Source: an optimization exercise on an open RTL-to-GDS flow (aim: small area). Production flows keep margins and buffers that such runs may drop. Only simulation tests tie the RTL to the original design; equivalence was not proved. Not every run is shown, and edits may drop behaviour that the tests do not exercise.

==> run_1/power_grid.png <==
The bar under the picture is 100 um long. Pins as bars on the die edge. Tap cells in grey.
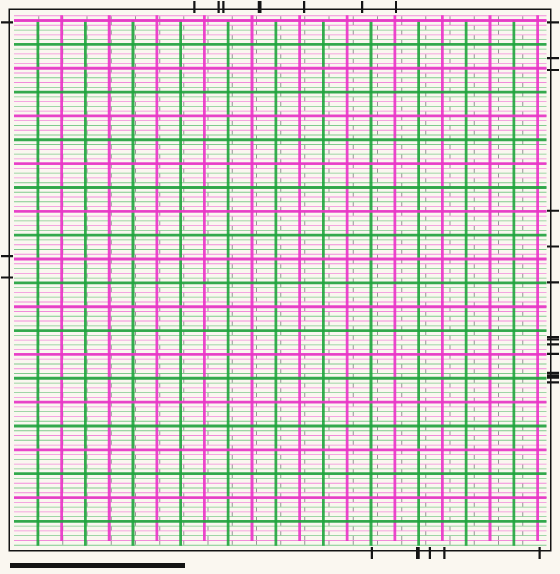
==> run_1/placement_by_type.png <==
The bar under the picture is 100 um long.
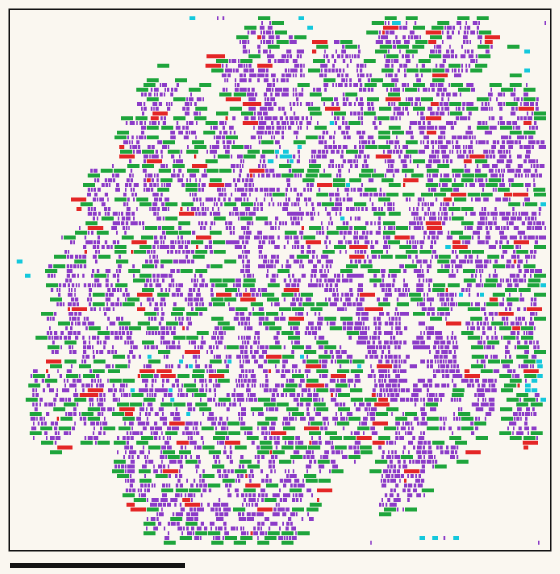
==> run_1/clk_routes.png <==
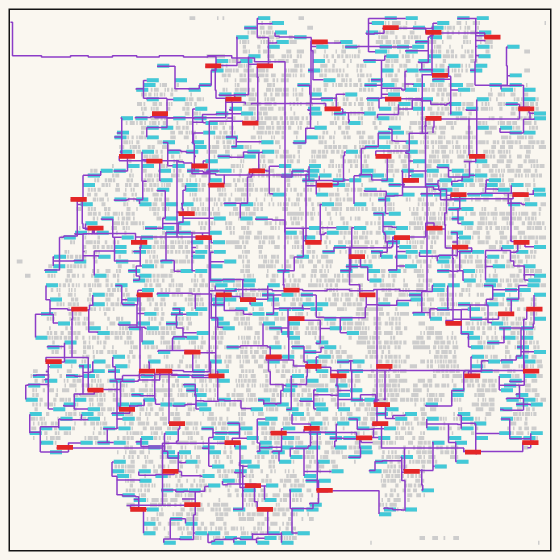
<file path="flow/constraint.sdc">
create_clock -name core_clock -period 10.0 [get_ports {clk}]
set_input_delay 2.0000 -clock core_clock [delete_from_list [all_inputs] [get_ports {clk}]]
set_output_delay 2.0000 -clock core_clock [all_outputs]
set_load 0.01 [all_outputs]
</file>
<file path="flow/design.v">
`timescale 1ns / 1ps
module main(
	input clk,
	input rst,
	input echo,
	input canal_serial_receptor,
	output canal_serial_transmisor,
	output servo1,
	output servo2,
	output servo3,
	output servo4,
	output servo5,
	output [7:0] leds,
	output trig,
	output [7:0] seg,
	output [3:0] an
    );	
		wire [8:0] distancia;
		wire [13:0] decimal;
		wire [7:0] ang_servo_1;
		wire [7:0] ang_servo_2;
		wire [7:0] ang_servo_3;
		wire [7:0] ang_servo_4;
		wire [7:0] ang_servo_5;
		assign leds = decimal[7:0];
		servo_pwm servo_pwm1 (
			.pos(ang_servo_1),  
			.clk(clk),
			.rst(rst),
			.servo_pulse(servo1)
		);
		servo_pwm servo_pwm2(
			.pos(ang_servo_2),  
			.clk(clk),
			.rst(rst),
			.servo_pulse(servo2)
		);
		servo_pwm servo_pwm3 (
			.pos(ang_servo_3),  
			.clk(clk),
			.rst(rst),
			.servo_pulse(servo3)
		);
		servo_pwm servo_pwm4 (
			.pos(ang_servo_4),  
			.clk(clk),
			.rst(rst),
			.servo_pulse(servo4)
		);
		servo_pwm servo_pwm5 (
			.pos(ang_servo_5),  
			.clk(clk),
			.rst(rst),
			.servo_pulse(servo5)
		);
		controlador_sensor_distancia controlador_sensor_distancia(
			.echo(echo),
			.clk(clk),
			.rst(rst),
			.distancia(distancia),
			.trig(trig)
		);
		controlador_etapa controlador_etapa(
			.distancia(distancia),
			.clk(clk),
			.rst(rst),
			.canal_serial_receptor(canal_serial_receptor),
			.decimal(decimal),
			.canal_serial_transmisor(canal_serial_transmisor),
			.ang_servo_1(ang_servo_1),
			.ang_servo_2(ang_servo_2),
			.ang_servo_3(ang_servo_3),
			.ang_servo_4(ang_servo_4),
			.ang_servo_5(ang_servo_5)
		);
		SevenSeg SevenSeg(
			.clk(clk),
			.rst(rst),
			.decimal({5'b00000, distancia}),
			.an(an),
			.seg(seg)
			);
endmodule
`timescale 1ns / 1ps
module servo_pwm(
  input [7:0] pos,
  input clk,  
  input rst,
  output reg servo_pulse
    );
  parameter ClkDiv = 195;     
  parameter init = 12'b000010001100;  
  reg [7:0] ClkCount;  
  reg ClkTick;
  reg [12:0] PulseCount;
  reg [11:0] count;
  always @(posedge clk) begin
	if (rst) ClkTick <= 0;
	else ClkTick <= (ClkCount==ClkDiv-2);
  end
  always @(posedge clk) begin
	if (rst) ClkCount <= 0;
	else if(ClkTick) ClkCount <= 0; else ClkCount <= ClkCount + 1;
  end
  always @(posedge clk) begin
	if (rst) PulseCount <= 0;
	else if(ClkTick) begin
		PulseCount <= PulseCount + 1;
		if (PulseCount == 5128) begin  
			PulseCount <= 0;
		end
	end
  end
  always @(*) count = init +  {4'b0000, pos} +  {4'b0000, pos} ;
  always @(posedge clk) begin
	if (rst) servo_pulse <= 0;
	else servo_pulse <= (PulseCount < count);
  end
endmodule
`timescale 1ns / 1ps
module controlador_sensor_distancia(
		input echo,
		input clk,
		input rst,
		output reg trig,
		output reg [18:0] distancia,
		output reg timeout,
		output reg [2:0] state,
		output [13:0] decimal
    );
	 parameter ENVIANDO_PULSO = 0, RECIBIENDO_PULSO = 1, ESPERANDO_PULSO = 2, EN_ESPERA = 3, DELAY= 4;
	 parameter tiempo10us = 500, TIMEOUT = 20000, TIEMPO_DELAY = 20000;
	 reg [35:0] contador_10us;
	 reg [35:0] contador_echo;
	 reg [35:0] contador_en_espera;
	 reg [18:0] distancia_temporal;
	 reg [30:0] contador_timeout;
	 reg [30:0] cont_delay;
	 reg [31:0] distancias_anteriores[4:0];
	 always @(posedge clk) begin : seq
		reg [18:0] distancia_v;
		reg  trig_v;
		distancia_v = distancia;
		trig_v = trig;
		if (rst) begin
			state = ENVIANDO_PULSO;
			contador_10us = 0;
			contador_echo = 0;
			contador_en_espera = 0;
			trig_v = 0;
			contador_timeout = 0;
			timeout = 0;
			distancia_v = 0;
			distancia_temporal = 0;
			cont_delay = 0;
			distancias_anteriores[0] = 0;
			distancias_anteriores[1] = 0;
			distancias_anteriores[2] = 0;
			distancias_anteriores[3] = 0;
			distancias_anteriores[4] = 0;
		end else if (state == ENVIANDO_PULSO) begin
			trig_v = 1;
			contador_10us = contador_10us + 1;
			if (contador_10us >= tiempo10us) begin
				trig_v = 0;
				contador_10us = 0;
				contador_timeout = 0;
				state = ESPERANDO_PULSO;
			end
		end else if (state == ESPERANDO_PULSO) begin
			contador_timeout = contador_timeout + 1;
			if (echo) begin
				state = RECIBIENDO_PULSO;
				contador_echo = 0;
			end else if (contador_timeout >= TIMEOUT) begin
				state = ENVIANDO_PULSO;
			end 
		end else if (state == RECIBIENDO_PULSO) begin
			contador_echo = contador_echo + 1;
			if (!echo) begin
				state = EN_ESPERA;
				contador_en_espera = 0;
			end
		end else if (state == EN_ESPERA) begin
			if(contador_en_espera < contador_echo) begin
				contador_en_espera = contador_en_espera + 2900;  
				distancia_temporal = distancia_temporal + 1;
			end
			else if (distancia_temporal < 35 && distancia_temporal >4) begin
				distancias_anteriores[0] = distancias_anteriores[1];
				distancias_anteriores[1] = distancias_anteriores[2];
				distancias_anteriores[2] = distancias_anteriores[3];
				distancias_anteriores[3] = distancias_anteriores[4];
				distancias_anteriores[4] = distancia_temporal - 1;
				if (distancias_anteriores[0] == distancias_anteriores[1] && 
					distancias_anteriores[1] == distancias_anteriores[2] && 
					distancias_anteriores[2] == distancias_anteriores[3] && 
					distancias_anteriores[3] == distancias_anteriores[4]) begin
					distancia_v = distancias_anteriores[4];
				end		
				distancia_temporal = 0;
				contador_echo = 0;
				contador_en_espera = 0;
				state = DELAY;
			end else begin
				distancia_temporal = 0;
				contador_echo = 0;
				contador_en_espera = 0;
				state = DELAY;
			end
		end
		else if (state == DELAY) begin
			if (cont_delay == TIEMPO_DELAY) begin
				state = ENVIANDO_PULSO;
				cont_delay = 0;
			end else cont_delay = cont_delay + 1;
		end
			distancia <= distancia_v;
		trig <= trig_v;
	end
	assign decimal = distancia;
endmodule
`timescale 1ns / 1ps
module controlador_etapa(
		input [8:0] distancia,  
		input clk,
		input rst,
		input canal_serial_receptor,
		output [13:0] decimal,
		output canal_serial_transmisor,
		output [7:0] ang_servo_1,
		output [7:0] ang_servo_2,
		output [7:0] ang_servo_3,
		output [7:0] ang_servo_4,
		output [7:0] ang_servo_5
    );
	 wire [7:0] recepcion_ang_2, recepcion_ang_3, recepcion_ang_4;
	 wire [8:0] distancia_para_mapear;
	 wire [7:0] distancia_mapeada;
	 assign distancia_para_mapear = (distancia >= 5) ?  distancia - 5: 0;
	 parameter x5cm = 0, z5cm = 110, x0cm = 0, z0cm = 0, y0cm = 0;
	 parameter xpunto = 127;
	 wire [7:0] ypunto;
	 parameter tiempo_espera = 1000;
	 parameter limite_distancia_superior = 14;
	 parameter limite_distancia_inferior = 4;
	 parameter BUSCANDO_SUBIENDO = 0, BUSCANDO_BAJANDO = 1, PESCANDO_OBJETO = 2, LEVANTANDO_OBJETO = 3,DEJANDO_OBJETO = 4, IDLE = 5;
	 reg [7:0] x, y, z;
	 reg [25:0] cont_x, cont_y;
	 reg [7:0] cont_angulo_y;
	 reg [25:0] cont_divider;
	 assign ang_servo_1 = cont_angulo_y;
	 assign ang_servo_2 = recepcion_ang_2;
	 assign ang_servo_3 = recepcion_ang_3;
	 assign ang_servo_4 = recepcion_ang_4;
	 assign ang_servo_5 = 128;
	 assign ypunto = cont_angulo_y > 128 ? 64 : 192;
	 wire tick_transmisor;
	 wire tick_receptor;
	 wire clk_div_transmisor;
	 wire clk_div_receptor;
	 reg [3:0] state;
	 assign decimal = state;
	 receptor_serial receptor_serial(
			.clk(clk),
			.rst(rst),
			.en(tick_receptor),
			.canal_serial(canal_serial_receptor),
			.angulo_servo_2(recepcion_ang_2),
			.angulo_servo_3(recepcion_ang_3),
			.angulo_servo_4(recepcion_ang_4)
		);
	transmisor_serial transmisor_serial(
		 .clk(clk),
		 .rst(rst),
		 .en(tick_transmisor),
		 .x(x),
		 .y(y),
		 .z(z),
		.canal_serial(canal_serial_transmisor)
    );
		clockDivider clockDivider_transmisor(
			.clock(clk),
			.rst(rst),
			.constante(16'd1000),
			.clk(clk_div_transmisor),
			.tick(tick_transmisor)
		);
		clockDivider clockDivider_receptor(
			.clock(clk),
			.rst(rst),
			.constante(16'd50),
			.clk(clk_div_receptor),
			.tick(tick_receptor)
		);
		ROM_mapeo_distancia ROM_mapeo_distancia(
			.distancia(distancia_para_mapear),
			.distancia_mapeada(distancia_mapeada)
		);
	 always @(posedge clk) begin : seq
		reg [7:0] x_v;
		reg [7:0] y_v;
		reg [7:0] z_v;
		reg [7:0] cont_angulo_y_v;
		reg [3:0] state_v;
		x_v = x;
		y_v = y;
		z_v = z;
		cont_angulo_y_v = cont_angulo_y;
		state_v = state;
		if (rst) begin
			x_v = 0;
			y_v = 0;
			z_v = 90;
			state_v = BUSCANDO_SUBIENDO;
			cont_divider = 0;
			cont_angulo_y_v = 0;
			cont_x = 0;
			cont_y = 0;
		end else
		case(state_v)
			BUSCANDO_SUBIENDO: begin
				cont_divider = cont_divider + 1;
				if (distancia <= limite_distancia_superior && distancia >= limite_distancia_inferior) begin
					state_v = PESCANDO_OBJETO;
					x_v = distancia_mapeada;
				end
				else if (cont_divider == tiempo_espera) begin
					cont_divider = 0;
					cont_angulo_y_v = cont_angulo_y_v + 1;
					if (cont_angulo_y_v == 255) state_v = BUSCANDO_BAJANDO;
				end
			end
			BUSCANDO_BAJANDO: begin
				cont_divider = cont_divider + 1;
				if (distancia <= limite_distancia_superior && distancia >= limite_distancia_inferior) begin
					state_v = PESCANDO_OBJETO;
					x_v = distancia_mapeada;
				end
				else if (cont_divider == tiempo_espera) begin
					cont_divider = 0;
					cont_angulo_y_v = cont_angulo_y_v - 1;
					if (cont_angulo_y_v == 0) state_v = BUSCANDO_SUBIENDO;
				end
			end
			PESCANDO_OBJETO: begin
				if (cont_x == tiempo_espera) begin
					cont_x = 0;
					if (x_v == distancia_mapeada) begin
						if (z_v == z0cm) begin
							state_v = LEVANTANDO_OBJETO;
						end else z_v = z_v - 1;
					end else x_v = x_v + 1;
				end else cont_x = cont_x + 1;
			end
			LEVANTANDO_OBJETO: begin
				if (cont_x == tiempo_espera) begin
					cont_x = 0;
					if (z_v == z5cm) begin
						if (x_v == x5cm) begin
							state_v = DEJANDO_OBJETO;
						end else x_v = x_v - 1;
					end else z_v = z_v + 1;
				end else cont_x = cont_x + 1;
			end
			DEJANDO_OBJETO: begin
				if (cont_x == tiempo_espera) begin
					if (x_v == xpunto) begin
						state_v = IDLE;
					end else if (x_v < xpunto) x_v = x_v + 1;
					else x_v = x_v -1;
				end else cont_x = cont_x + 1;
			end
			IDLE: begin
				if (cont_x == tiempo_espera) begin
					cont_x = 0;
					if (z_v == z5cm) begin
						if (x_v == x5cm) begin
							z_v = 90;
							state_v = BUSCANDO_SUBIENDO;
						end else x_v = x_v - 1;
					end else z_v = z_v + 1;
				end else cont_x = cont_x + 1;
			end
		endcase
		x <= x_v;
		y <= y_v;
		z <= z_v;
		cont_angulo_y <= cont_angulo_y_v;
		state <= state_v;
	end
endmodule
`timescale 1ns / 1ps
module receptor_serial(
		input clk,
		input rst,
		input en,
		input canal_serial,
		output reg [7:0] angulo_servo_1,
		output reg [7:0] angulo_servo_2,
		output reg [7:0] angulo_servo_3,
		output reg [7:0] angulo_servo_4,
		output reg [2:0] state
    );
	 reg [5:0] cont_data;
	 reg [6:0] cont_nivelacion;
	 reg [5:0] cont_50;
	 reg [1:0] cont_servo;
	 reg [31:0] data;
	 reg listo;
	 parameter STAND_BY = 3'b000, LEVELING_CLOCK = 3'b011, RECEIVING = 3'b001, HOLA = 3'b010;
	 parameter ciclo = 10;
	 parameter nivelacion = 14;
	 parameter num_datos = 8;
	 always @(posedge clk) begin : seq
		reg [7:0] angulo_servo_1_v;
		reg [7:0] angulo_servo_2_v;
		reg [7:0] angulo_servo_3_v;
		reg [7:0] angulo_servo_4_v;
		angulo_servo_1_v = angulo_servo_1;
		angulo_servo_2_v = angulo_servo_2;
		angulo_servo_3_v = angulo_servo_3;
		angulo_servo_4_v = angulo_servo_4;
	  if (rst) begin
		state = STAND_BY;
		cont_data = 0;
		cont_nivelacion = 1;
		cont_50 =ciclo;
		listo = 0;
		cont_servo =0;
		data = 0;
		angulo_servo_1_v = 0;
		angulo_servo_2_v = 0;
		angulo_servo_3_v = 0;
		angulo_servo_4_v = 0;
	  end else if (en) begin
		 if (listo) begin
			case(cont_servo)
				1: angulo_servo_1_v = data[7:0];
				2: angulo_servo_2_v = data[7:0];
				3: angulo_servo_3_v = data[7:0];
				0: angulo_servo_4_v = data[7:0];
			endcase
		 end
		 case(state)
			STAND_BY: begin
				if (!canal_serial) state = LEVELING_CLOCK;
			end
			LEVELING_CLOCK: begin
				if (cont_nivelacion == nivelacion) begin
					state = RECEIVING;
					cont_nivelacion = 1;
					cont_50 = ciclo;
				end else cont_nivelacion = cont_nivelacion + 1;
			end	
			RECEIVING: begin
				if (cont_50 == ciclo) begin
					cont_50 = 1;
					if (cont_data == num_datos) begin
						cont_servo = cont_servo + 1;
						state = STAND_BY;
						listo = 1;
						cont_data = 0;
					end else if (cont_data < num_datos) begin
						listo = 0;
						data[cont_data] = canal_serial;
						cont_data = cont_data + 1;
					end  
				end else cont_50 = cont_50 + 1;
			end
			HOLA: begin
				state = STAND_BY;
			end
		 endcase
	  end
		angulo_servo_1 <= angulo_servo_1_v;
		angulo_servo_2 <= angulo_servo_2_v;
		angulo_servo_3 <= angulo_servo_3_v;
		angulo_servo_4 <= angulo_servo_4_v;
	end
endmodule
`timescale 1ns / 1ps
module transmisor_serial(
		input clk,
		input rst,
		input en,  
		input [7:0] x,
		input [7:0] y,
		input [7:0] z,
		output reg canal_serial,
		output [13:0] decimal
    );
	 reg [5:0] cont_data;
	 reg [18:0] cont_delay;
	 reg state;
	 wire [29:0] data;
	 assign data = {1'b1,z,1'b0,1'b1,y,1'b0,1'b1,x,1'b0};
	 parameter IDLE = 1'b0, TR = 1'b1;
	 parameter DELAY_IDLE = 30;
	 always @(posedge clk) begin
		if (rst) begin
			state = TR;
			cont_data = 0;
			cont_delay = 0;
			canal_serial = 0;
		end else if (en) begin
		case(state)
			TR: begin
				canal_serial = data[cont_data];
				cont_data = cont_data + 1;
				if (cont_data ==30) begin
					cont_data = 0;
					state = IDLE;
				end
			end
			IDLE: begin
				canal_serial = 1;
				cont_delay = cont_delay + 1;
				if (cont_delay == DELAY_IDLE) begin  
					state = TR;
					cont_delay = 0;
				end
			end
		endcase
		end
	 end
	 assign decimal = cont_data;
endmodule
`timescale 1ns / 1ps
module clockDivider(
    input clock,
    input rst,
	 input [15:0] constante,
    output reg clk,
    output tick
    );
	reg [25:0] count;
	assign tick = (count == constante) && !clk;
	always @(posedge(clock)) begin
		if (rst) begin
			count <= 0;
			clk <= 0;
		end
		else if (count == constante) begin
			count <= 0;
			clk <= ~clk;
		end
		else begin
			count <= count + 1;
		end
	end
endmodule
`timescale 1ns / 1ps
`default_nettype none
module ROM_mapeo_distancia(distancia, distancia_mapeada);
input [8:0] distancia;
output reg [7:0] distancia_mapeada;
always @(*)
begin
	case (distancia)
		9'd0: distancia_mapeada = 0;
		9'd1: distancia_mapeada = 26;
		9'd2: distancia_mapeada = 51;
		9'd3: distancia_mapeada = 77;
		9'd4: distancia_mapeada = 102;
		9'd5: distancia_mapeada = 128;
		9'd6: distancia_mapeada = 153;
		9'd7: distancia_mapeada = 179;
		9'd8: distancia_mapeada = 204;
		9'd9: distancia_mapeada = 230;
		default: distancia_mapeada = 255;
	endcase
end
endmodule
`default_nettype wire
module SevenSeg(
		input clk,
		input rst,
		input [13:0] decimal,
		output [3:0] an,
		output [7:0] seg
    );
	 wire [15:0] bcd_out;
	 bcd decToBCD (
		.decimal(decimal),
		.bcd_out(bcd_out)
	 );
	 seven_seg BCDTo7Seg(
		.clk(clk),
		.rst(rst),
		.bcd_in(bcd_out),
		.seg(seg),
		.an(an)
	 );
endmodule
module bcd(
  decimal,
  bcd_out
);
  input 	 [13:0] decimal;
  output reg [15:0] bcd_out;
  reg [29:0] memreg;
  integer index;
  always @ (decimal) begin
    memreg [29:14] = 0;
    memreg [13:0] = decimal;
    for(index=0; index < 14; index = index+1)
      begin
        if(memreg[29:26] > 4) begin
          memreg[29:26] = memreg[29:26] + 3;
        end
        if(memreg[25:22] > 4) begin
          memreg[25:22] = memreg[25:22] + 3;
        end
        if(memreg[21:18] > 4) begin
          memreg[21:18] = memreg[21:18] + 3;
        end
        if(memreg[17:14] > 4) begin
          memreg[17:14] = memreg[17:14] + 3;
        end
        memreg = memreg << 1;
      end
    bcd_out = memreg[29:14];
  end
endmodule
module seven_seg(
	  clk,
	  rst,
	  bcd_in,
	  seg,
	  an
	);
  input 	[15:0]	bcd_in;
  input clk;
  input rst;
  output reg [7:0] seg;
  output [3:0] an;
	reg [15:0] disp_ctr;
	reg [6:0] sseg;
	reg [3:0] an_temp;
  	always @ (posedge(clk))
	begin
	  if (rst) begin
		disp_ctr = 0;
		an_temp = 4'b1111;
		sseg = 0;
		seg = 8'b11111111;
	  end else begin
		disp_ctr = disp_ctr + 1;
		if (disp_ctr >= 49999) begin
			an_temp = 4'b1110;
			sseg = bcd_in[3:0];
		end else if (disp_ctr <= 12499) begin
			an_temp = 4'b1101;
			sseg = bcd_in[7:4];
		end else if (disp_ctr <= 24999) begin
			an_temp = 4'b1011;
			sseg = bcd_in[11:8];
		end else if (disp_ctr <= 37499) begin
			an_temp = 4'b0111;
			sseg = bcd_in[15:12];
		end
		begin
		case(sseg)
			0:		seg = 8'b11000000;
			1:		seg = 8'b11111001;
			2:		seg = 8'b10100100;
			3:		seg = 8'b10110000;
			4:		seg = 8'b10011001;
			5:		seg = 8'b10010010;
			6:		seg = 8'b10000010;
			7:		seg = 8'b11111000;
			8:		seg = 8'b10000000;
			9:		seg = 8'b10011000;
			default:	seg = 8'b11111111;
		  endcase
		end
	  end
	end
	assign an = an_temp;
endmodule
</file>
<file path="flow/run.sh">
#!/bin/bash
# synth_recipe.tcl (not shown) runs the flow's synth.tcl, then flattens the netlist and writes it again
# the make line also repeats each setting of config.mk as NAME=value (left out here)
make -C /OpenROAD-flow-scripts/flow DESIGN_CONFIG=/design/flow/config.mk WORK_HOME=/design/flow/orfs CLKGATE_MAP_FILE= SYNTH_SCRIPT=/design/flow/synth_recipe.tcl finish
</file>
<file path="flow/config.mk">
export PLATFORM = sky130hd
export DESIGN_NAME = main
export DESIGN_NICKNAME = main
export VERILOG_FILES = /design/flow/design.v
export SDC_FILE = /design/flow/constraint.sdc
export NUM_CORES = 4
export LEC_CHECK = 0
export CAP_MARGIN = 20
export CORE_MARGIN = 2
export CORE_UTILIZATION = 40
export SLEW_MARGIN = 20
</file>
==> qor.json, run 1 <==
{
  "status": {"value": "timing/DRC/antenna clean"},
  "firstDrtPassIters": {"value": 7},
  "synth.area.top_cells": {"value": "dfxtp_1 35%, nor2_1 7.1%, ha_1 6.4%, xor2_1 5.5%, xnor2_1 4.3%"},
  "final.hold.worst_slack": {"value": 0.456, "unit": "ns"},
  "critPathLaunch": {"value": "controlador_sensor_distancia.distancia[6]$_SDFFE_PP0P_"},
  "detail_route.vias_per_cell": {"value": 5.37},
  "num-nets-final": {"value": 4680},
  "globalRoute.totalOverflow": {"value": 0},
  "relSlewSlack": {"value": 29.9, "unit": "%"},
  "worstSetupEndpoint": {"value": "SevenSeg.BCDTo7Seg.seg[6]$_SDFF_PP1_"},
  "pins_over_their_slew_limit": {"value": 0},
  "rr_startpoint": {"value": "controlador_sensor_distancia.distancia[6]$_SDFFE_PP0P_"},
  "finalSetupViolCount": {"value": 0},
  "drt_iter0_drc": {"value": 1963},
  "cts_htree_levels": {"value": 3},
  "comb.multi_input.count": {"value": 3563},
  "grt.total_usage": {"value": 16.4, "unit": "%"},
  "timing.final.hold_violations": {"value": 0},
  "met1Wirelength": {"value": 39.7, "unit": "mm"},
  "timing.hold.worst_path_depth": {"value": 1},
  "clkbuf_count": {"value": 105},
  "layout_cells_sized_above_1": {"value": 4.75, "unit": "%"},
  "tritoncts_clock_tree": {"value": "yes"},
  "flip_flop_count_of_the_largest_register_all_copies_and_words_added": {"value": 80},
  "post_synth_inst_count": {"value": 4585},
  "post-synth-top-area-cell": {"value": "dfxtp_1"},
  "timing_worst_setup_path_type": {"value": "reg -> reg"},
  "multiInputGateArea": {"value": 0.0226, "unit": "sq mm"},
  "met2RoutedLength": {"value": 35.1, "unit": "mm"},
  "unrepaired_setup_endpoints_after_global_routing": {"value": "no"},
  "reg2reg_to": {"value": "SevenSeg.BCDTo7Seg.seg[6]$_SDFF_PP1_"},
  "worst_hold_path_type": {"value": "reg -> reg"},
  "die-area": {"value": 0.0948, "unit": "sq mm"},
  "cts-root-buf": {"value": "clkbuf_16"},
  "worstRegToRegCells": {"value": 23},
  "timing.critical_path.from_type": {"value": "flip-flop"},
  "ys_types": {"value": 109},
  "holdCritStartpoint": {"value": "servo_pwm2.ClkCount[0]$_SDFF_PP0_"},
  "synth_top_area_share": {"value": 34.9, "unit": "%"},
  "placement.io_buffers": {"value": 24},
  "post_drt_wl_per_cell": {"value": 13.7, "unit": "um"},
  "non_clock_buffer_area_share": {"value": 0.986, "unit": "%"},
  "cts_repair_resize_count": {"value": 0},
  "grt_pass1_wl": {"value": 136, "unit": "mm"},
  "list_of_most_frequent_post_synthesis_cells": {"value": "695 x nor2_1, 645 x dfxtp_1, 303 x nand2_1, 243 x a21oi_1, 231 x xor2_1"},
  "worstPathMaxFanout": {"value": 13},
  "route.vias.total": {"value": 30800},
  "clk_share": {"value": 6.42, "unit": "%"},
  "number_of_well_tap_cells_placed": {"value": 1186},
  "clockBufferDepth": {"value": 3},
  "share_of_the_final_layout_cell_area_in_multi_input_gates": {"value": 55.6, "unit": "%"},
  "grtUsageMet3": {"value": 2.24, "unit": "%"},
  "setup_total_negative_slack": {"value": 0, "unit": "ns"},
  "fillerInstances": {"value": 9041},
  "clock_sink_count": {"value": 645},
  "endpoint_kind": {"value": "flip-flop"},
  "grtUsageMet1": {"value": 22.5, "unit": "%"},
  "final_min_period_over_clock_period": {"value": 60.4, "unit": "%"},
  "worst_setup_hold_path_clk_slew": {"value": 0.06, "unit": "ns"},
  "max_cap_violations": {"value": 0},
  "initial_antenna_violation_count": {"value": 0},
  "worstPathCellList": {"value": "inv_1 -> ha_1 -> inv_1 -> ha_1 -> xor2_2 -> a31oi_1 -> nor2_1 -> or3_1 -> a32oi_1 -> a21oi_1 -> ha_1 -> inv_1 -> o211ai_1 -> o311ai_0 -> a221oi_2 -> xnor2_1 -> ha_1 -> a21oi_1 -> mux2i_1 -> o21ai_1 -> a41oi_2 -> nand2b_4 -> o32a_1"},
  "dominant_cells": {"value": "multi-input combinational cells"},
  "routed_wirelength": {"value": 78.5, "unit": "mm"},
  "placement.cell_area": {"value": 0.0380, "unit": "sq mm"},
  "syn_to_final_growth": {"value": 9.85, "unit": "%"},
  "grt_start_max_net_pins": {"value": 160},
  "hpwlAfterDp": {"value": 52.5, "unit": "mm"},
  "cp.arrival": {"value": 6.55, "unit": "ns"},
  "number_of_flops_mapped_to_enable_cells_by_yosys": {"value": 0},
  "grt_util_met2": {"value": 26.8, "unit": "%"},
  "post-route-drc-count": {"value": 0},
  "netlist_area": {"value": 0.0369, "unit": "sq mm"},
  "max_slew.worst_pin.slew": {"value": 1.05, "unit": "ns"},
  "yosys.cell_count.top_type": {"value": "nor2_1"},
  "crit_path_top_delay_cell": {"value": "nor2_1"},
  "place_worst_setup_slack": {"value": 4.06, "unit": "ns"},
  "buffers_excl_clock": {"value": 43},
  "synth_sequential_area_ratio": {"value": 34.9, "unit": "%"},
  "min_delay_endpoint": {"value": "servo_pwm2.ClkCount[0]$_SDFF_PP0_"},
  "cts_hold_buffers": {"value": 0},
  "layout.area.seq": {"value": 0.0129, "unit": "sq mm"},
  "fin_crit": {"value": 6.04, "unit": "ns"},
  "worst_path_largest_cell_delay": {"value": 0.62, "unit": "ns"},
  "utilization": {"value": 44.3, "unit": "%"},
  "path_common_cell": {"value": "ha_1"},
  "max_freq": {"value": 166, "unit": "MHz"},
  "place.detailed.instances": {"value": 5596},
  "yosys_warnings": {"value": 11},
  "total_inserted_antenna_cells": {"value": 0},
  "flip_flop_and_latch_count_after_synthesis": {"value": 645},
  "cts_buffers": {"value": 76},
  "grt_pass1_vias": {"value": 28400},
  "dr.max_layer_used": {"value": "met4"},
  "top_level_ports": {"value": 31},
  "synth_area_per_cell": {"value": 8.06, "unit": "sq um"},
  "seq_cells": {"value": 645},
  "route.met3.wl": {"value": 2.40, "unit": "mm"},
  "number_of_ordinary_inverters_in_the_final_layout": {"value": 159},
  "gp_routability_congestion": {"value": 0.833},
  "final_instance_count_without_filler_cells": {"value": 5734},
  "layout_common_cells": {"value": "695 x nor2_1, 645 x dfxtp_1, 303 x nand2_1, 243 x a21oi_1, 231 x xor2_1"},
  "synth_flop_cell": {"value": "dfxtp_1"},
  "worst_clock_skew": {"value": 0.0218, "unit": "ns"},
  "synthArstFlopShare": {"value": 0, "unit": "%"},
  "global_route.peak_usage_layer": {"value": "met2"},
  "worst-endpoint-required": {"value": 10.51, "unit": "ns"},
  "worst_slack": {"value": 3.96, "unit": "ns"},
  "post_cts_buffers": {"value": 0}
}
Back to the opening pictures, power_grid.png:
VDD: drawn in magenta. VSS: drawn in green.
22 straps on met4. 22 straps on met5. 31 signal pins sit on the boundary. 1186 tap cells. 112 met1 rails follow the rows.
width of the chip: 308 um
core region area: 0.0917 sq mm

Back to the opening pictures, placement_by_type.png:
combinational and other logic: drawn in purple, cells 3722. remaining buffers and delay cells: drawn in cyan, cells 43. clock drivers and dummy loads: drawn in red, cells 138. sequential cells: drawn in green, cells 645.
share of cell area taken by flip-flops and latches: 31.8%
final design instance area without fill: 0.0406 sq mm
number of standard-cell rows in the floorplan: 111

Back to the opening pictures, clk_routes.png:
clock wires: drawn in purple, length 9320 um. clock drivers: drawn in red, count 76. flip-flops: drawn in cyan, count 645.
There are 77 routed clock nets.
clock insertion delay at the later pin of the skew report: 0.63 ns

[run 1: worst max-delay path: cells and delay by family, from the launching register on]
family / cells / cell delay, ns
AOI/OAI and AO/OA: 10 / 2.28
xor gates and xnor gates: 2 / 0.63
adders and majority gates: 4 / 1.08
buffers and inverters: 3 / 0.31
DFF: 1 / 0.50
muxes: 1 / 0.17
and+or+nand+nor: 3 / 0.93
[run 1: logic make-up (layout without fill, tap and decap cells)]
family | after synthesis | count (layout) | synth area share [%]
buffers and inverters | 381 | 340 | 4.05
muxes | 134 | 134 | 3.70
adders and majority gates | 188 | 188 | 6.37
other | 2 | 6 | 0.0203
xor gates and xnor gates | 416 | 416 | 9.95
AOI/OAI and AO/OA | 803 | 803 | 13.8
and+or+nand+nor | 2016 | 2016 | 27.2
DFF | 645 | 645 | 34.9
==> run_1/wires.png <==
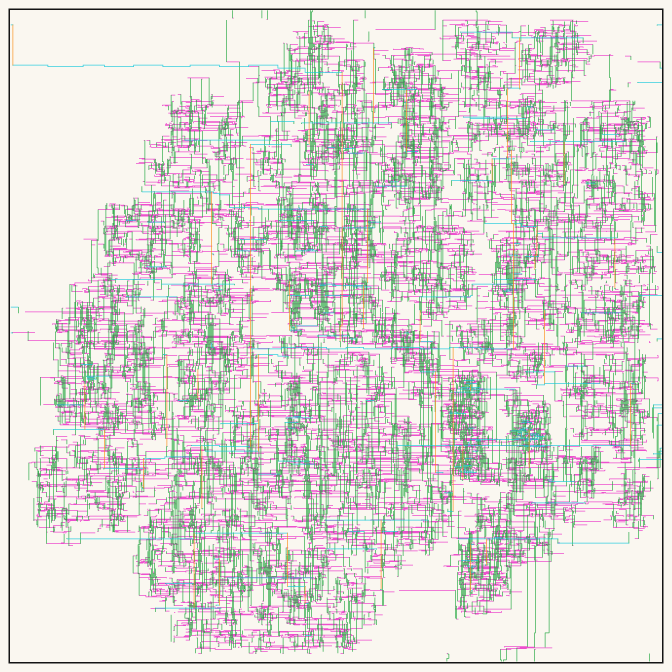

==> run 2: a larger rewrite; changed files in full <==
==> flow/design.v <==
`timescale 1ns / 1ps
module main(
	input clk,
	input rst,
	input echo,
	input canal_serial_receptor,
	output canal_serial_transmisor,
	output servo1,
	output servo2,
	output servo3,
	output servo4,
	output servo5,
	output [7:0] leds,
	output trig,
	output [7:0] seg,
	output [3:0] an
    );
	reg  [7:0]  sck;
	reg  [12:0] sc;
	wire        stick = (sck == 8'd194);
	wire [12:0] sc_n  = stick ? ((sc == 13'd5500) ? 13'd372 : sc + 13'd1) : sc;
	always @(posedge clk) begin
		if (rst) begin
			sck <= 8'd194;
			sc  <= 13'd5500;
		end else begin
			sck <= stick ? 8'd0 : sck + 8'd1;
			sc  <= sc_n;
		end
	end
	function pw;
		input [12:0] c;
		input [7:0]  pos;
		pw = (c[12:9] == 4'd0) | ((c[12:9] == 4'd1) & (c[8:1] < pos));
	endfunction
	reg [10:0] dtx;
	reg [6:0]  drx;
	wire ttick = (dtx == 11'd2001);
	wire rtick = (drx == 7'd101);
	always @(posedge clk) begin
		if (rst) begin
			dtx <= 11'd1001;
			drx <= 7'd51;
		end else begin
			dtx <= ttick ? 11'd0 : dtx + 11'd1;
			drx <= rtick ? 7'd0 : drx + 7'd1;
		end
	end
	reg [3:0] rb;       
	reg [3:0] rp;       
	reg [7:0] rdata;
	reg       pend, wr;
	reg [1:0] cs;
	reg [7:0] a2, a3, a4;    
	wire rx = canal_serial_receptor;
	always @(posedge clk) begin
		if (rst) begin
			rb <= 4'd0; pend <= 1'b0; wr <= 1'b0; cs <= 2'd0;
			a2 <= 8'd0; a3 <= 8'd0; a4 <= 8'd0;
		end else begin
			wr <= 1'b0;
			if (wr) begin
				case (cs)
					2'd2: a2 <= rdata;
					2'd3: a3 <= rdata;
					2'd0: a4 <= rdata;
					default: ;
				endcase
			end
			if (rtick) begin
				if (pend) begin
					pend <= 1'b0;
					wr <= 1'b1;
				end
				if (rb == 4'd0) begin
					if (!rx) begin
						rb <= 4'd1;
						rp <= 4'd5;
					end
				end else if (rp == 4'd9) begin
					rp <= 4'd0;
					if (rb == 4'd10) begin
						rb <= 4'd0;
						cs <= cs + 2'd1;
						pend <= 1'b1;
					end else begin
						rb <= rb + 4'd1;
						if (rb >= 4'd2) rdata <= {rx, rdata[7:1]};
					end
				end else begin
					rp <= rp + 4'd1;
				end
			end
		end
	end
	reg [7:0]  x;
	reg [6:0]  z;
	reg [7:0]  ang;
	reg [2:0]  ast;
	reg [25:0] cdv;
	reg [9:0]  cx;
	wire [5:0] dsen;
	wire inr = (dsen <= 6'd14) && (dsen >= 6'd4);
	reg [7:0] dmap;
	always @(*) begin
		case (dsen)
			6'd6:  dmap = 8'd26;
			6'd7:  dmap = 8'd51;
			6'd8:  dmap = 8'd77;
			6'd9:  dmap = 8'd102;
			6'd10: dmap = 8'd128;
			6'd11: dmap = 8'd153;
			6'd12: dmap = 8'd179;
			6'd13: dmap = 8'd204;
			6'd14: dmap = 8'd230;
			default: dmap = (dsen <= 6'd5) ? 8'd0 : 8'd255;
		endcase
	end
	wire [25:0] cdn = cdv + 26'd1;
	wire cxhit = (cx == 10'd1000);
	always @(posedge clk) begin
		if (rst) begin
			x <= 8'd0; z <= 7'd90; ang <= 8'd0; ast <= 3'd0;
			cdv <= 26'd0; cx <= 10'd0;
		end else begin
			case (ast)
				3'd0, 3'd1: begin
					if (inr) begin
						ast <= 3'd2;
						x <= dmap;
						cdv <= cdn;
					end else if (cdn == 26'd1000) begin
						cdv <= 26'd0;
						if (ast == 3'd0) begin
							ang <= ang + 8'd1;
							if (ang == 8'd254) ast <= 3'd1;
						end else begin
							ang <= ang - 8'd1;
							if (ang == 8'd1) ast <= 3'd0;
						end
					end else begin
						cdv <= cdn;
					end
				end
				3'd2: begin
					if (cxhit) begin
						cx <= 10'd0;
						if (x == dmap) begin
							if (z == 7'd0) ast <= 3'd3;
							else z <= z - 7'd1;
						end else x <= x + 8'd1;
					end else cx <= cx + 10'd1;
				end
				3'd3, 3'd5: begin
					if (cxhit) begin
						cx <= 10'd0;
						if (z == 7'd110) begin
							if (x == 8'd0) begin
								if (ast == 3'd3) ast <= 3'd4;
								else begin
									ast <= 3'd0;
									z <= 7'd90;
								end
							end else x <= x - 8'd1;
						end else z <= z + 7'd1;
					end else cx <= cx + 10'd1;
				end
				3'd4: begin
					if (cxhit) begin
						if (x == 8'd127) ast <= 3'd5;
						else if (x < 8'd127) x <= x + 8'd1;
						else x <= x - 8'd1;
					end else cx <= cx + 10'd1;
				end
				default: ;
			endcase
		end
	end
	reg [4:0] tk;
	reg       tidle;
	reg       txo;
	wire [29:0] tdata = {1'b1, 1'b0, z, 1'b0, 1'b1, 8'd0, 1'b0, 1'b1, x, 1'b0};
	always @(posedge clk) begin
		if (rst) begin
			tk <= 5'd0; tidle <= 1'b0; txo <= 1'b0;
		end else if (ttick) begin
			txo <= tidle ? 1'b1 : tdata[tk];
			if (tk == 5'd29) begin
				tk <= 5'd0;
				tidle <= ~tidle;
			end else tk <= tk + 5'd1;
		end
	end
	localparam S_ENV = 3'd0, S_REC = 3'd1, S_ESP = 3'd2, S_PUSH = 3'd3,
	           S_WAIT = 3'd4, S_DLY = 3'd5;
	reg [2:0]  sst;
	reg [11:0] sa;       
	reg [8:0]  sb;       
	reg [5:0]  dreg, last;
	reg [2:0]  run;      
	assign dsen = dreg;
	wire [11:0] sa_n = (sa == 12'd2899) ? 12'd0 : sa + 12'd1;
	wire [8:0]  sb_n = (sa == 12'd0) ? sb + 9'd1 : sb;
	wire [5:0]  qm1  = sb[5:0] - 6'd1;
	wire        qok  = (sb > 9'd4) && (sb < 9'd35);
	always @(posedge clk) begin
		if (rst) begin
			sst <= S_ENV; sa <= 12'd0; sb <= 9'd0;
			dreg <= 6'd0; last <= 6'd0; run <= 3'd0;
		end else begin
			case (sst)
				S_ENV: begin
					if (sa == 12'd499) begin
						sst <= S_ESP; sa <= 12'd0; sb <= 9'd0;
					end else begin
						sa <= sa_n; sb <= sb_n;
					end
				end
				S_ESP: begin
					if (echo) begin
						sst <= S_REC; sa <= 12'd0; sb <= 9'd0;
					end else if (sa == 12'd2599 && sb == 9'd7) begin
						sst <= S_ENV; sa <= 12'd0; sb <= 9'd0;
					end else begin
						sa <= sa_n; sb <= sb_n;
					end
				end
				S_REC: begin
					sa <= sa_n; sb <= sb_n;
					if (!echo) sst <= S_PUSH;
				end
				S_PUSH: begin
					if (qok) begin
						last <= qm1;
						if (qm1 == last) run <= (run == 3'd4) ? 3'd4 : run + 3'd1;
						else run <= 3'd0;
					end
					sb <= ~sb;
					sst <= S_WAIT;
				end
				S_WAIT: begin
					if (sb == 9'd510) begin
						if (run == 3'd4) dreg <= last;
						sst <= S_DLY; sa <= 12'd0; sb <= 9'd0;
					end else sb <= sb + 9'd1;
				end
				S_DLY: begin
					if (sa == 12'd2600 && sb == 9'd7) begin
						sst <= S_ENV; sa <= 12'd0; sb <= 9'd0;
					end else begin
						sa <= sa_n; sb <= sb_n;
					end
				end
				default: ;
			endcase
		end
	end
	assign trig = (sst == S_ENV) & sb[0];
	reg [15:0] dc;
	reg        rq;
	reg [5:0]  dd;
	always @(posedge clk) begin
		rq <= rst;
		dd <= dreg;
		dc <= rst ? 16'd0 : dc + 16'd1;
	end
	reg [3:0] tens, ones;
	always @(*) begin
		if (dd >= 6'd30)      begin tens = 4'd3; ones = dd - 6'd30; end
		else if (dd >= 6'd20) begin tens = 4'd2; ones = dd - 6'd20; end
		else if (dd >= 6'd10) begin tens = 4'd1; ones = dd - 6'd10; end
		else                  begin tens = 4'd0; ones = dd[3:0];    end
	end
	wire ph_t = (dc <= 16'd12499);
	wire ph_z = (dc <= 16'd49998);
	wire [3:0] digit = ph_t ? tens : (ph_z ? 4'd0 : ones);
	reg [6:0] sseg;
	always @(*) begin
		case (digit)
			4'd0: sseg = 7'b1000000;
			4'd1: sseg = 7'b1111001;
			4'd2: sseg = 7'b0100100;
			4'd3: sseg = 7'b0110000;
			4'd4: sseg = 7'b0011001;
			4'd5: sseg = 7'b0010010;
			4'd6: sseg = 7'b0000010;
			4'd7: sseg = 7'b1111000;
			4'd8: sseg = 7'b0000000;
			4'd9: sseg = 7'b0011000;
			default: sseg = 7'b1111111;
		endcase
	end
	assign seg = rq ? 8'hFF : {1'b1, sseg};
	assign an  = rq ? 4'b1111 :
	             ph_t ? 4'b1101 :
	             (dc <= 16'd24999) ? 4'b1011 :
	             ph_z ? 4'b0111 : 4'b1110;
	reg s1;
	always @(posedge clk) begin
		if (rst) s1 <= 1'b0;
		else     s1 <= pw(sc_n, ang);
	end
	assign servo1 = s1;
	assign servo2 = pw(sc, a2);
	assign servo3 = pw(sc, a3);
	assign servo4 = pw(sc, a4);
	assign servo5 = pw(sc, 8'd128);
	assign canal_serial_transmisor = txo;
	assign leds = {5'd0, ast};
endmodule
==> run_2/wires.png <==
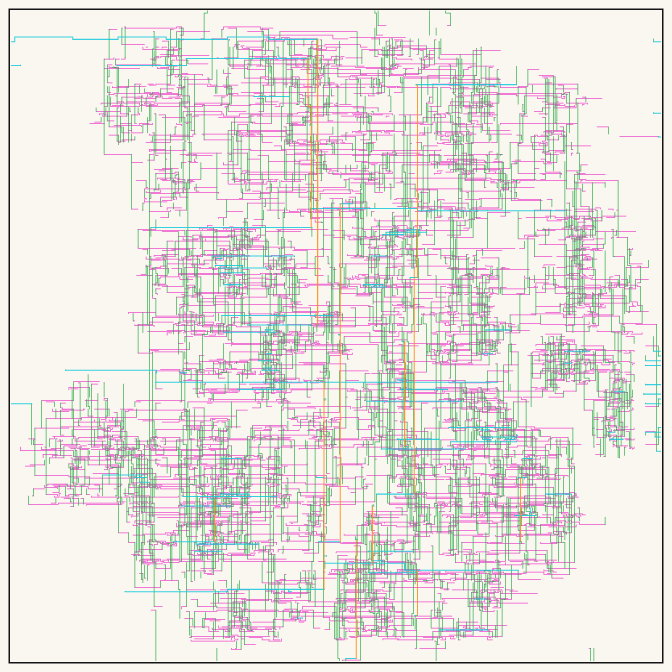
metal 3: drawn in cyan, wire length 1150 um. metal 1: drawn in magenta, wire length 15000 um. metal 2: drawn in green, wire length 13400 um. metal 4: drawn in orange, wire length 530 um.
number of vias after detailed routing: 11600
overall routed net length: 30.0 mm
DR WL/cell: 14.2 um
global-route total usage across every layer: 17.5%

==> qor.json, run 2 <==
{
  "max_cap_violations": {"value": 0, "change": "unchanged"},
  "core_area": {"value": 0.0326, "unit": "sq mm", "change": "-64%"},
  "rr_startpoint": {"value": "cdv[0]$_SDFFE_PP0P_"},
  "worstPathMaxFanout": {"value": 7, "change": "-6"},
  "grt_pass1_wl": {"value": 51.4, "unit": "mm", "change": "-62%"},
  "width_of_the_chip": {"value": 186, "unit": "um", "change": "-40%"},
  "synth_flop_cell": {"value": "dfxtp_1"},
  "critPathLaunch": {"value": "dd[2]$_DFF_P_"},
  "number_of_flops_mapped_to_enable_cells_by_yosys": {"value": 12, "change": "+12"},
  "finalSetupViolCount": {"value": 0, "change": "unchanged"},
  "met1Wirelength": {"value": 15.0, "unit": "mm", "change": "-62%"},
  "reg2reg_to": {"value": "ast[0]$_SDFFE_PP0P_"},
  "layout_cells_sized_above_1": {"value": 5.04, "unit": "%", "change": "+0.29 points"},
  "cts_buffers": {"value": 26, "change": "-66%"},
  "detail_route.vias_per_cell": {"value": 5.49, "change": "+2.3%"},
  "worst_setup_hold_path_clk_slew": {"value": 0.05, "unit": "ns", "change": "about the same"},
  "initial_antenna_violation_count": {"value": 0, "change": "unchanged"},
  "timing.final.hold_violations": {"value": 0, "change": "unchanged"},
  "relSlewSlack": {"value": 37.3, "unit": "%", "change": "+7.4 points"},
  "synth.area.top_cells": {"value": "dfxtp_1 31%, ha_1 7.8%, a21oi_1 4.7%, nor2_1 4.6%, nand2_1 4.2%"},
  "timing.critical_path.max_delay_family": {"value": "compound AO/OA/AOI/OAI gates"},
  "globalRoute.totalOverflow": {"value": 0, "change": "unchanged"},
  "worstSetupEndpoint": {"value": "seg[6]"},
  "cts_hold_buffers": {"value": 0, "change": "unchanged"},
  "placement.io_buffers": {"value": 24, "change": "unchanged"},
  "fin_crit": {"value": 5.96, "unit": "ns", "change": "-0.0823 ns"},
  "worstPathCellList": {"value": "inv_1 -> ha_1 -> a2111oi_0 -> o21a_1 -> o31ai_1 -> xnor2_1 -> a22oi_1 -> inv_1 -> ha_1 -> nor3b_1 -> o21ai_0 -> clkdlybuf4s50_1"},
  "cts_repair_resize_count": {"value": 0, "change": "unchanged"},
  "yosys_warnings": {"value": 1, "change": "-10"},
  "timing_worst_setup_path_type": {"value": "reg -> out"},
  "ys_types": {"value": 79, "change": "-28%"},
  "holdCritStartpoint": {"value": "dreg[5]$_SDFFE_PP0P_"},
  "synthArstFlopShare": {"value": 0, "unit": "%", "change": "unchanged"},
  "cts-root-buf": {"value": "clkbuf_16"},
  "cts_htree_levels": {"value": 1, "change": "-2"},
  "worst_path_largest_cell_delay": {"value": 0.48, "unit": "ns", "change": "-0.14 ns"},
  "synth.mux.area_fraction": {"value": 1.50, "unit": "%", "change": "-2.2 points"},
  "worst-path-stages": {"value": 12, "change": "-48%"},
  "setup_total_negative_slack": {"value": 0, "unit": "ns", "change": "unchanged"},
  "synth_top_family_by_area": {"value": "simple AND/OR/NAND/NOR gates"},
  "grt_pass1_vias": {"value": 10700, "change": "-62%"},
  "grt_util_met2": {"value": 28.5, "unit": "%", "change": "+1.7 points"},
  "post_synth_inst_count": {"value": 1686, "change": "-63%"},
  "status": {"value": "timing/DRC/antenna clean"},
  "final_min_period_over_clock_period": {"value": 59.6, "unit": "%", "change": "-0.82 points"},
  "max_slew.worst_pin.slew": {"value": 0.939, "unit": "ns", "change": "-0.109 ns"},
  "final_common_cell": {"value": "dfxtp_1"},
  "flip_flop_count_of_the_largest_register_all_copies_and_words_added": {"value": 26, "change": "-68%"},
  "placement_rows": {"value": 66, "change": "-41%"},
  "pins_over_their_slew_limit": {"value": 0, "change": "unchanged"},
  "final.hold.worst_slack": {"value": 0.429, "unit": "ns", "change": "-0.0272 ns"},
  "route.met3.wl": {"value": 1.15, "unit": "mm", "change": "-52%"},
  "grtUsageMet3": {"value": 2.24, "unit": "%", "change": "about the same"},
  "clockBufferDepth": {"value": 3, "change": "unchanged"},
  "r2r_setup_slack": {"value": 6.49, "unit": "ns"},
  "basic_gate_share_of_the_synthesized_area_counting_and_or_nand_and_nor_cells": {"value": 26.6, "unit": "%", "change": "-0.58 points"},
  "tritoncts_clock_tree": {"value": "yes"},
  "crit_buf_inv": {"value": 3, "change": "unchanged"},
  "post-synth-top-area-cell": {"value": "dfxtp_1"},
  "netlist_area": {"value": 0.0133, "unit": "sq mm", "change": "-64%"},
  "dr.max_layer_used": {"value": "met4"},
  "met2RoutedLength": {"value": 13.4, "unit": "mm", "change": "-62%"},
  "unrepaired_setup_endpoints_after_global_routing": {"value": "no"},
  "total_inserted_antenna_cells": {"value": 0, "change": "unchanged"},
  "yosys.area_share.adder": {"value": 7.82, "unit": "%", "change": "+1.5 points"},
  "max_freq": {"value": 168, "unit": "MHz", "change": "+1.4%"},
  "grtUsageMet1": {"value": 24.3, "unit": "%", "change": "+1.8 points"},
  "yosys.cell_count.top_type": {"value": "dfxtp_1"},
  "grt_start_max_net_pins": {"value": 72, "change": "-55%"},
  "post-route-drc-count": {"value": 0, "change": "unchanged"},
  "worst_hold_path_type": {"value": "reg -> reg"},
  "clock_sink_count": {"value": 215, "change": "-67%"},
  "clk_latency": {"value": 0.54, "unit": "ns", "change": "-0.09 ns"},
  "synth_top_area_share": {"value": 30.6, "unit": "%", "change": "-4.3 points"},
  "endpoint_kind": {"value": "output port"},
  "worst_clock_skew": {"value": 0.0171, "unit": "ns", "change": "-0.00479 ns"},
  "crit_path_top_delay_cell": {"value": "clkdlybuf4s50_1"},
  "final_instance_count_without_filler_cells": {"value": 2109, "change": "-63%"},
  "synth_xor_xnor_area_share": {"value": 6.46, "unit": "%", "change": "-3.5 points"},
  "placement.cell_area": {"value": 0.0137, "unit": "sq mm", "change": "-64%"},
  "synth_sequential_area_ratio": {"value": 33.3, "unit": "%", "change": "-1.6 points"},
  "gp_routability_congestion": {"value": 0.845, "change": "+1.5%"},
  "num-nets-final": {"value": 1737, "change": "-63%"},
  "worstRegToRegCells": {"value": 9, "change": "-61%"},
  "cp.arrival": {"value": 3.96, "unit": "ns", "change": "-2.59 ns"},
  "min_delay_endpoint": {"value": "dd[5]$_DFF_P_"},
  "hpwlAfterDp": {"value": 20.5, "unit": "mm", "change": "-61%"},
  "drt_iter0_drc": {"value": 734, "change": "-63%"},
  "synth_area_per_cell": {"value": 7.88, "unit": "sq um", "change": "-2.3%"},
  "timing.hold.worst_path_depth": {"value": 0, "change": "-1"},
  "worst-endpoint-required": {"value": 8.00, "unit": "ns", "change": "-2.51 ns"},
  "place.detailed.instances": {"value": 2064, "change": "-63%"},
  "syn_to_final_growth": {"value": 10.0, "unit": "%"},
  "list_of_most_frequent_post_synthesis_cells": {"value": "203 x dfxtp_1, 164 x nor2_1, 149 x nand2_1, 124 x a21oi_1, 102 x o21ai_0"},
  "global_route.peak_usage_layer": {"value": "met2"},
  "firstDrtPassIters": {"value": 7, "change": "unchanged"},
  "flip_flop_and_latch_count_after_synthesis": {"value": 215, "change": "-67%"}
}
==> run_2/power_grid.png <==
The bar under the picture is 50 um long. Pins as bars on the die edge. Tap cells in grey.
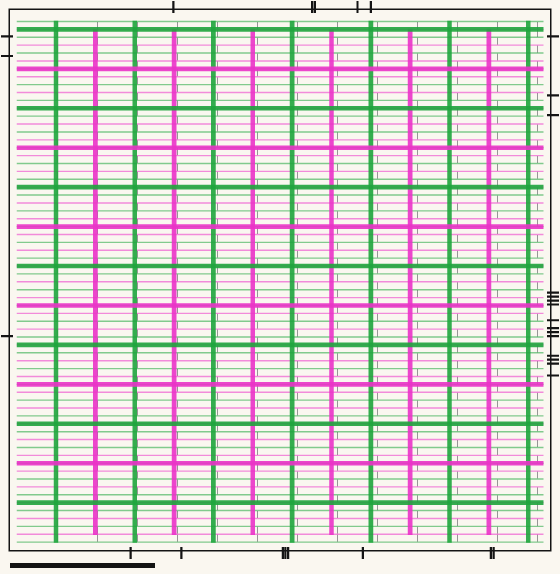
VSS: drawn in green. VDD: drawn in magenta.
13 straps on met4. 31 signal pins sit on the boundary. 13 straps on met5. The core has 66 rows.

run 2: cell count changes in the layout (fill, tap and decap cells not counted), moves of 82 or more:
cell and change:
nand4_1 -83, nand2_1 -154, nand3_1 -114, nor2_1 -531
ha_1 -105, o21ai_0 -114, xnor2_1 -133, inv_1 -83
and3_1 -123, dfxtp_1 -442, nor3_1 -82, a21oi_1 -119
mux2i_1 -114, xor2_1 -182
run 2: area by class of cell:
| class | instances | area (sq um) |
|---|---|---|
| clock buffers | 38 | 777 |
| clock inverters | 7 | 96.3 |
| fillers | 3197 | 18000 |
| inverters | 73 | 274 |
| multi-input cells | 1298 | 8160 |
| flip-flops and latches | 215 | 4420 |
| well taps | 442 | 553 |
| repair buffers | 36 | 328 |
run 2: through the flow:
step                util [%]  setup WS [ns]
global placement        42.1           4.77
CTS                     44.8           4.02
finish                  44.8           4.04
floorplan                  -           5.43
global route            44.8           3.58
detailed placement      42.1           4.60

[port drivers added, routing unchanged]
The results above use ideal ports. As a check the final layouts listed here were re-extracted and re-timed, cells and wires unchanged.
Step 1 assumes that a clkbuf_16 drives the clock port and a buf_2 every other input.
Step 2 also shifts input and output timing later by t, the mid clock arrival at the registers, as if the neighbouring blocks saw the same clock.
Slacks: ideal / step 1 / step 2; pairs: ideal / step 1.
run	t (ns)	setup WS [ns]	hold WS [ns]	clock arrival spread, ns
run 1	0.693	3.959 / 3.959 / 3.959	0.456 / 0.456 / 0.456	0.025 / 0.025
run 2	0.585	4.041 / 3.990 / 4.575	0.429 / 0.429 / 0.429	0.018 / 0.017
After both steps setup and hold are still met in every run listed.
